This is an optimization exercise on Yosys and OpenROAD, whose aim is small area, not a production implementation. In this exercise RTL edits were held to simulation tests only and were not proved equivalent to the original.

`design/flow/run.sh`:
```
#!/bin/bash
# synth_recipe.tcl (not shown) runs the flow's synth.tcl, then flattens the netlist and writes it again
# the make line also repeats each setting of config.mk as NAME=value (left out here)
make -C /OpenROAD-flow-scripts/flow DESIGN_CONFIG=/design/flow/config.mk WORK_HOME=/design/flow/orfs CLKGATE_MAP_FILE= SYNTH_SCRIPT=/design/flow/synth_recipe.tcl finish
```
`design/flow/config.mk`:
```
export PLATFORM = sky130hd
export DESIGN_NAME = spider_pwm
export DESIGN_NICKNAME = spider_pwm
export VERILOG_FILES = /design/flow/design.v
export SDC_FILE = /design/flow/constraint.sdc
export NUM_CORES = 4
export LEC_CHECK = 0
export CAP_MARGIN = 20
export CORE_MARGIN = 2
export CORE_UTILIZATION = 45
export SLEW_MARGIN = 20
```
`design/flow/constraint.sdc`:
```
create_clock -name core_clock -period 20.0 [get_ports {clk}]
set_input_delay 4.0000 -clock core_clock [delete_from_list [all_inputs] [get_ports {clk}]]
set_output_delay 4.0000 -clock core_clock [all_outputs]
set_load 0.01 [all_outputs]
```
`design/flow/design.v`:
```
module PWM_Delay(iclk,ireset_n,
					  idivider,idone,
					  otrigger
					  );
parameter W = 20;
input iclk;
input ireset_n;
input [W-1:0] idivider;
input        idone;
output  otrigger;	
reg	  otrigger;	
reg 	 [W-1:0] cnt;			  
always@(posedge iclk or negedge ireset_n)					  
begin
  	if (~ireset_n)
	begin
	  cnt <= 0;
	  otrigger <= 0;
	end
   else
	begin
	  if(idone == 1'b0)
	  begin
	    if(cnt == idivider)
		 begin 
		   cnt <= 0;
		   otrigger <= 1'b1; 
		 end
		 else 
		 begin 
		   cnt <= cnt + 1'b1;
		   otrigger <= 1'b0;
		 end
	  end
	  else
	    otrigger <= 1'b0;
	end
end
endmodule
module TERASIC_PWM_EX(
	clk,
	reset_n,
	s_cs,
	s_address,
	s_write,
	s_writedata,
	s_read,
	s_readdata,
	PWM
);
parameter W = 20;
localparam REG_TOTAL_DUR = 2'd0;
localparam REG_HIGH_DUR  = 2'd1;
localparam REG_ADJ_SPEED = 2'd2;
localparam REG_ABORT     = 2'd3;
localparam REG_STATUS    = 2'd2;
input 				clk;
input				reset_n;
input				s_cs;
input		[1:0]	s_address;
input				s_read;
output	reg	[W-1:0]	s_readdata;
input				s_write;
input		[31:0]	s_writedata;
output	reg	PWM;
reg			[W-1:0]	total_dur;
reg			[W-1:0]	high_dur;
reg			[W-1:0]	high_dur_temp;
reg	      [W-1:0]	tick;
reg 			[W-1:0]   dividir;
reg 						done;
wire 						trigger;
reg					   init;
reg 						abort;
PWM_Delay #(.W(W)) p1
(
  .iclk(clk),
  .ireset_n(reset_n),
  .idivider(dividir),
  .idone(done),
  .otrigger(trigger)
);
always @ (posedge clk or negedge reset_n)
begin
	if (~reset_n)
	begin
		high_dur <= 0;
		total_dur <= 0;
		dividir <= 0;
		abort <= 0;
		s_readdata <= 0;
	end
	else if (s_cs & s_write)
	begin
		if (s_address == REG_TOTAL_DUR)
		  total_dur <= s_writedata[W-1:0];
		else if (s_address == REG_HIGH_DUR)
		    high_dur <= s_writedata[W-1:0];
		else if(s_address == REG_ADJ_SPEED)
		  dividir <= s_writedata[W-1:0];
		else if(s_address == REG_ABORT)
		  abort <= s_writedata[0];
		else 
		  high_dur <= high_dur;
	end
	else if (s_cs & s_read)
	begin
		if (s_address == REG_TOTAL_DUR)
		   s_readdata <= total_dur;
	   else if (s_address == REG_HIGH_DUR)
			s_readdata <= high_dur_temp;
		else if (s_address == REG_STATUS)
		   s_readdata <= {{(W-1){1'b0}}, done};
		else
		   s_readdata <= s_readdata;
	end
end
always@(posedge clk or negedge reset_n)
begin
  	if (~reset_n)
	begin
	  high_dur_temp <= 0;
	  done <= 1'b0;
	  init <= 1'b0;
	end
	else
	begin
	  if(high_dur != high_dur_temp)
	  begin
	    if(trigger == 1'b1 && high_dur > high_dur_temp && init == 1'b1)
	    begin  
	      high_dur_temp <= high_dur_temp + 1'b1; 
	      done <= 1'b0; 
	    end
	    else if(trigger == 1'b1 && high_dur < high_dur_temp && init == 1'b1)
	    begin  
	      high_dur_temp <= high_dur_temp - 1'b1; 
		   done <= 1'b0; 
	    end
	    else if(trigger == 1'b1 && high_dur == high_dur_temp && init == 1'b1)
	    begin  
	      high_dur_temp <= high_dur; 
		   done <= 1'b1;   
	    end
		 else if(high_dur == 75000 && init == 1'b0)
		 begin
		  init <= 1'b1;
		  high_dur_temp <= 75000;
		 end
	    else
	      done <= 1'b0;
	  end
	  else
	  begin
      done <= 1'b1;   
	  end	
	end
end 
wire AbortEnable = abort;
always @ (posedge clk or negedge reset_n)
begin
	if (~reset_n)
	begin
		tick <= 0;
	end
	else if (tick >= total_dur)
	begin
		tick <= 0;
	end
	else
		tick <= tick + 1'b1;
end
always @ (posedge clk or negedge reset_n)
begin
	if (~reset_n)
		PWM <= 0;
	else
		PWM <= (tick < high_dur_temp && AbortEnable == 0)?1'b1:1'b0; 
end
endmodule
module spider_pwm (
	input             clk,
	input             reset_n,
	input             s_cs,
	input      [6:0]  s_address,
	input             s_write,
	input      [31:0] s_writedata,
	input             s_read,
	output     [31:0] s_readdata,
	output     [17:0] pwm
);
localparam N = 18;
localparam W = 20;
wire [4:0]   chan = s_address[6:2];
wire [W-1:0] rdata [0:N-1];
reg  [4:0]   rd_chan;
always @ (posedge clk or negedge reset_n)
begin
	if (~reset_n)
		rd_chan <= 0;
	else if (s_cs & s_read & ~s_write)
		rd_chan <= chan;
end
genvar i;
generate for (i = 0; i < N; i = i + 1)
begin: ch
	TERASIC_PWM_EX #(.W(W)) u_pwm (
		.clk         (clk),
		.reset_n     (reset_n),
		.s_cs        (s_cs & (chan == i)),
		.s_address   (s_address[1:0]),
		.s_write     (s_write),
		.s_writedata (s_writedata),
		.s_read      (s_read),
		.s_readdata  (rdata[i]),
		.PWM         (pwm[i])
	);
end
endgenerate
assign s_readdata = (rd_chan < N) ? {{(32-W){1'b0}}, rdata[rd_chan]} : 32'd0;
endmodule
```
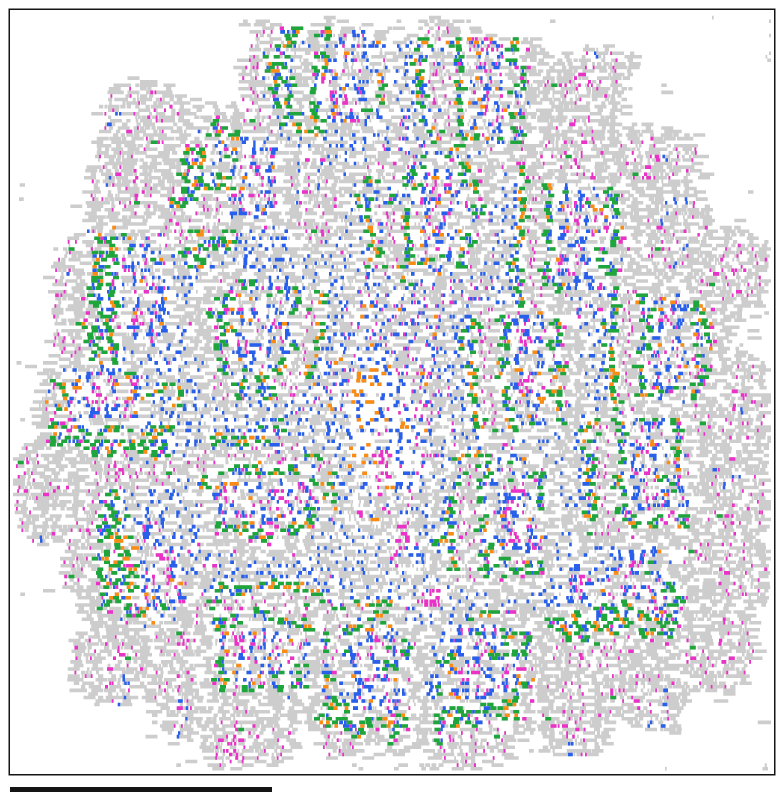
*Selected gate families*
The bar under the picture is 200 microns long.
[green] fa/ha/maj cells | cells: 1134 | where: all over the die
[magenta] nor cells | cells: 2105 | where: all over the die
[orange] non-inverting ao/oa cells | cells: 565 | where: all over the die
[blue] aoi and oai cells | cells: 2805
Non-Filler Instances: 20100
commonest non-fill, non-tap cell in the layout: dfrtp_1

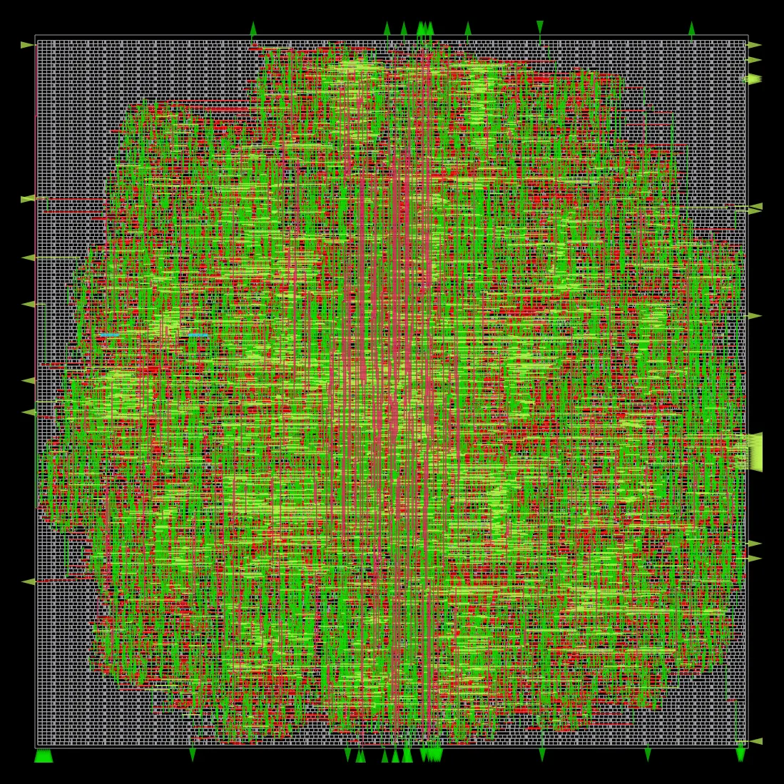
*Routing view*
drt wl/cell: 24.9 microns
total number of vias: 121000
WL met3: 40700 microns
final WL: 501000 microns

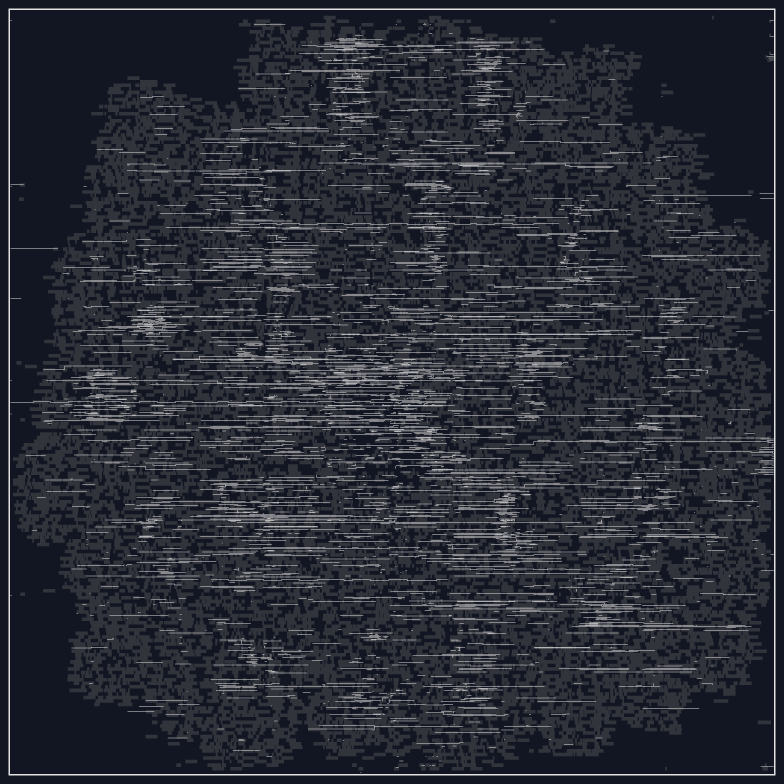
*Signal wires on met3*
longest straight run: 262 microns
wire length on this layer: 40.7 mm
nets with wire on the layer: 1377
M3 GR Usage: 4.74%

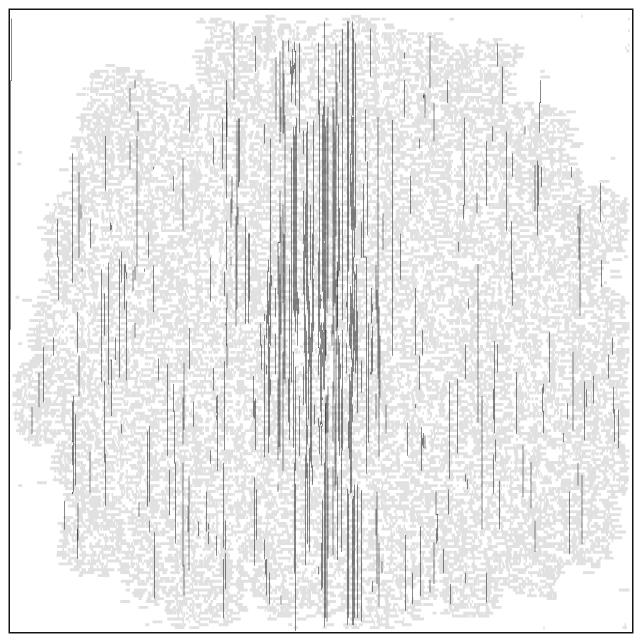
*M4 wires*
share of all routed wire: 5.0%
nets with wire on the layer: 257

==> flow_summary.ini <==
[final_layout]
seq_cells = 2615
final-seq-area_sq_mm = 0.0654
clkbuf_count = 430
multi_input_area_share_pct = 47.9
buf_share_pct = 1.42
drive_gt1_share_pct = 11.2
clk_share_pct = 6.44
num-nonclk-buffers = 272
nets = 16700
seq_area_share_pct = 39.1
areaGrowthSynthToFinish_pct = 10.5
diodes = 21
design_area_sq_mm = 0.167
largest_class = multi-input combinational cells
layout_common_cells = dfrtp_1 (2614), nor2_1 (1339), nand2_1 (1294)
inv_count = 809

[sta]
hold_viol = 0
setup_slack_ps = 10480
post-route-min-period_ps = 9520
tightest_slew_ps = 1210
rsz0062_at_grt = no
fin_crit_sh_pct = 47.6
setup_violations = 0
finalClockSkew_ps = 46.2
fmax_mhz = 105
slew_headroom_pct = 18.7
fin_tns_setup_ps = 0
drv_slew = 0

[detailed_routing]
drt.antenna.violating_nets = 0
via_per_inst = 6.02
drt_iter0_drc = 13800
top_layer = met5
drc = 0
dr.pass1.iters = 6
routed-wl-met2_microns = 215000
met1_length_microns = 220000

[yosys]
yosysMostFrequentCell = dfrtp_1
synth-simple-area-share_pct = 15.7
synth-edff-count = 0
synth_xor_area_share_pct = 6.37
ys.flop_type = dfrtp_1
synth_top_family_by_area = simple AND/OR/NAND/NOR gates
synthArstFlopShare_pct = 100
syn_avg_cell_area_sq_um = 9.61
synth_seq_cells = 2615
synthMuxAreaShare_pct = 6.87
syn_inst = 15700
synth_area_sq_mm = 0.151
synth_area_leaders = dfrtp_1 (43%), ha_1 (9.4%), mux2_2 (6.3%)
yosysSeqAreaShare_pct = 43.3
ys_warn_count = 3
yosysUniqueCellTypes = 95
synth_common_cells = dfrtp_1 (2615), nor2_1 (1385), nand2_1 (1301)

[power_and_ir_drop]
clkPwrFrac_pct = 43.4
p_int_mw = 9.93
vdd_drop_max_mv = 0.0630
combPwrFrac_pct = 13.8
top_power_group = clock
total_power_mw = 13.9
powerSeq_mw = 5.97
comb_cell_power_mw = 1.93
switching_share_pct = 28.8
p_leak_nw = 80.0
seqPwrFrac_pct = 42.8

[cts]
cts_hold_buf = 0
cts_root_buf = clkbuf_16
cts-buffers-inserted = 307
cts_setup_buffers = 0
cts_buffer_depth = 4
cts_tree = yes
htree_num_levels = 5
cts.sinks = 2615
clkTransAtPathRegs_ps = 60
clk_latency_ps = 970
ctsResizeCount = 0

[placement]
dp_cells = 19600
dpl_cell_area_sq_mm = 0.156
hpwl_microns = 344000
globalplace.congestion = 1.03
numPortBuffers = 69
place_ws_ps = 11760

[hold_path]
hp-start = ch[17].u_pwm.s_readdata[5]
min_to = ch[17].u_pwm.s_readdata[5]
hold-path-cell-count = 2
hp-class = flip-flop to flip-flop

[floorplan]
die_y_microns = 584
tapCellCount = 4387
die_w_microns = 584
coreArea_sq_mm = 0.334
initial_utilization_pct = 45.3
pin_count = 94
rows = 212

[global_route]
busiest_layer = met2
antenna_found_initial = 39
gr-total-overflow = 0
grt.total_usage_pct = 29.0
grt_max_degree = 172
grt_pass1_vias = 114000
use_met2_pct = 42.6
grt_pass1_wl_microns = 753000

[critical_path]
rr_startpoint = ch[3].u_pwm.high_dur_temp[5]
startpoint = rd_chan[0]
path_buf_inv = 2
cp-start-kind = flip-flop
critPathMaxStageDelay_ps = 920
cpMostUsedCell = nor3_1
path_delay_family = simple AND/OR/NAND/NOR gates
crit_chain = nand2b_1 > nor2_2 > buf_4 > a22o_1 > a221oi_1 > nand4_1 > nor3_1 > nor3_1 > clkdlybuf4s50_1
worst-r2r-setup-slack_ps = 16020
timing.rr.end = ch[3].u_pwm.high_dur_temp[10]
crit_end = s_readdata[17]
critPathArrivalTime_ps = 5520
worst-r2r-cell-count = 9
crit_type = flip-flop to output pin
crit_required_ps = 16000
crit_slowest_cell = dfrtp_2
cp_max_fo = 45

[status]
status = finished clean

[run]
drv_cap = 0

[separate check: timing with driven ports]
The results above use ideal ports. As a check the final layout listed here was re-extracted and re-timed, cells and wires unchanged. Step 1: set_driving_cell puts a clkbuf_16 on clk and a buf_2 on each other input, an assumption about the parent block. Step 2 also shifts input and output timing later by t, the mid clock arrival at the registers, as if the neighbouring blocks saw the same clock. a / b / c = ideal / step 1 / step 2; a / b = the first two.
t (ns): 1.040
slack for setup (ns): 10.481 / 10.377 / 11.417
worst data-port slew with drivers (ns): 0.16
After both steps setup and hold are still met in this run. For this run, drivers alone change the setup slack by -0.104 ns; drivers and shift together by +0.936 ns.
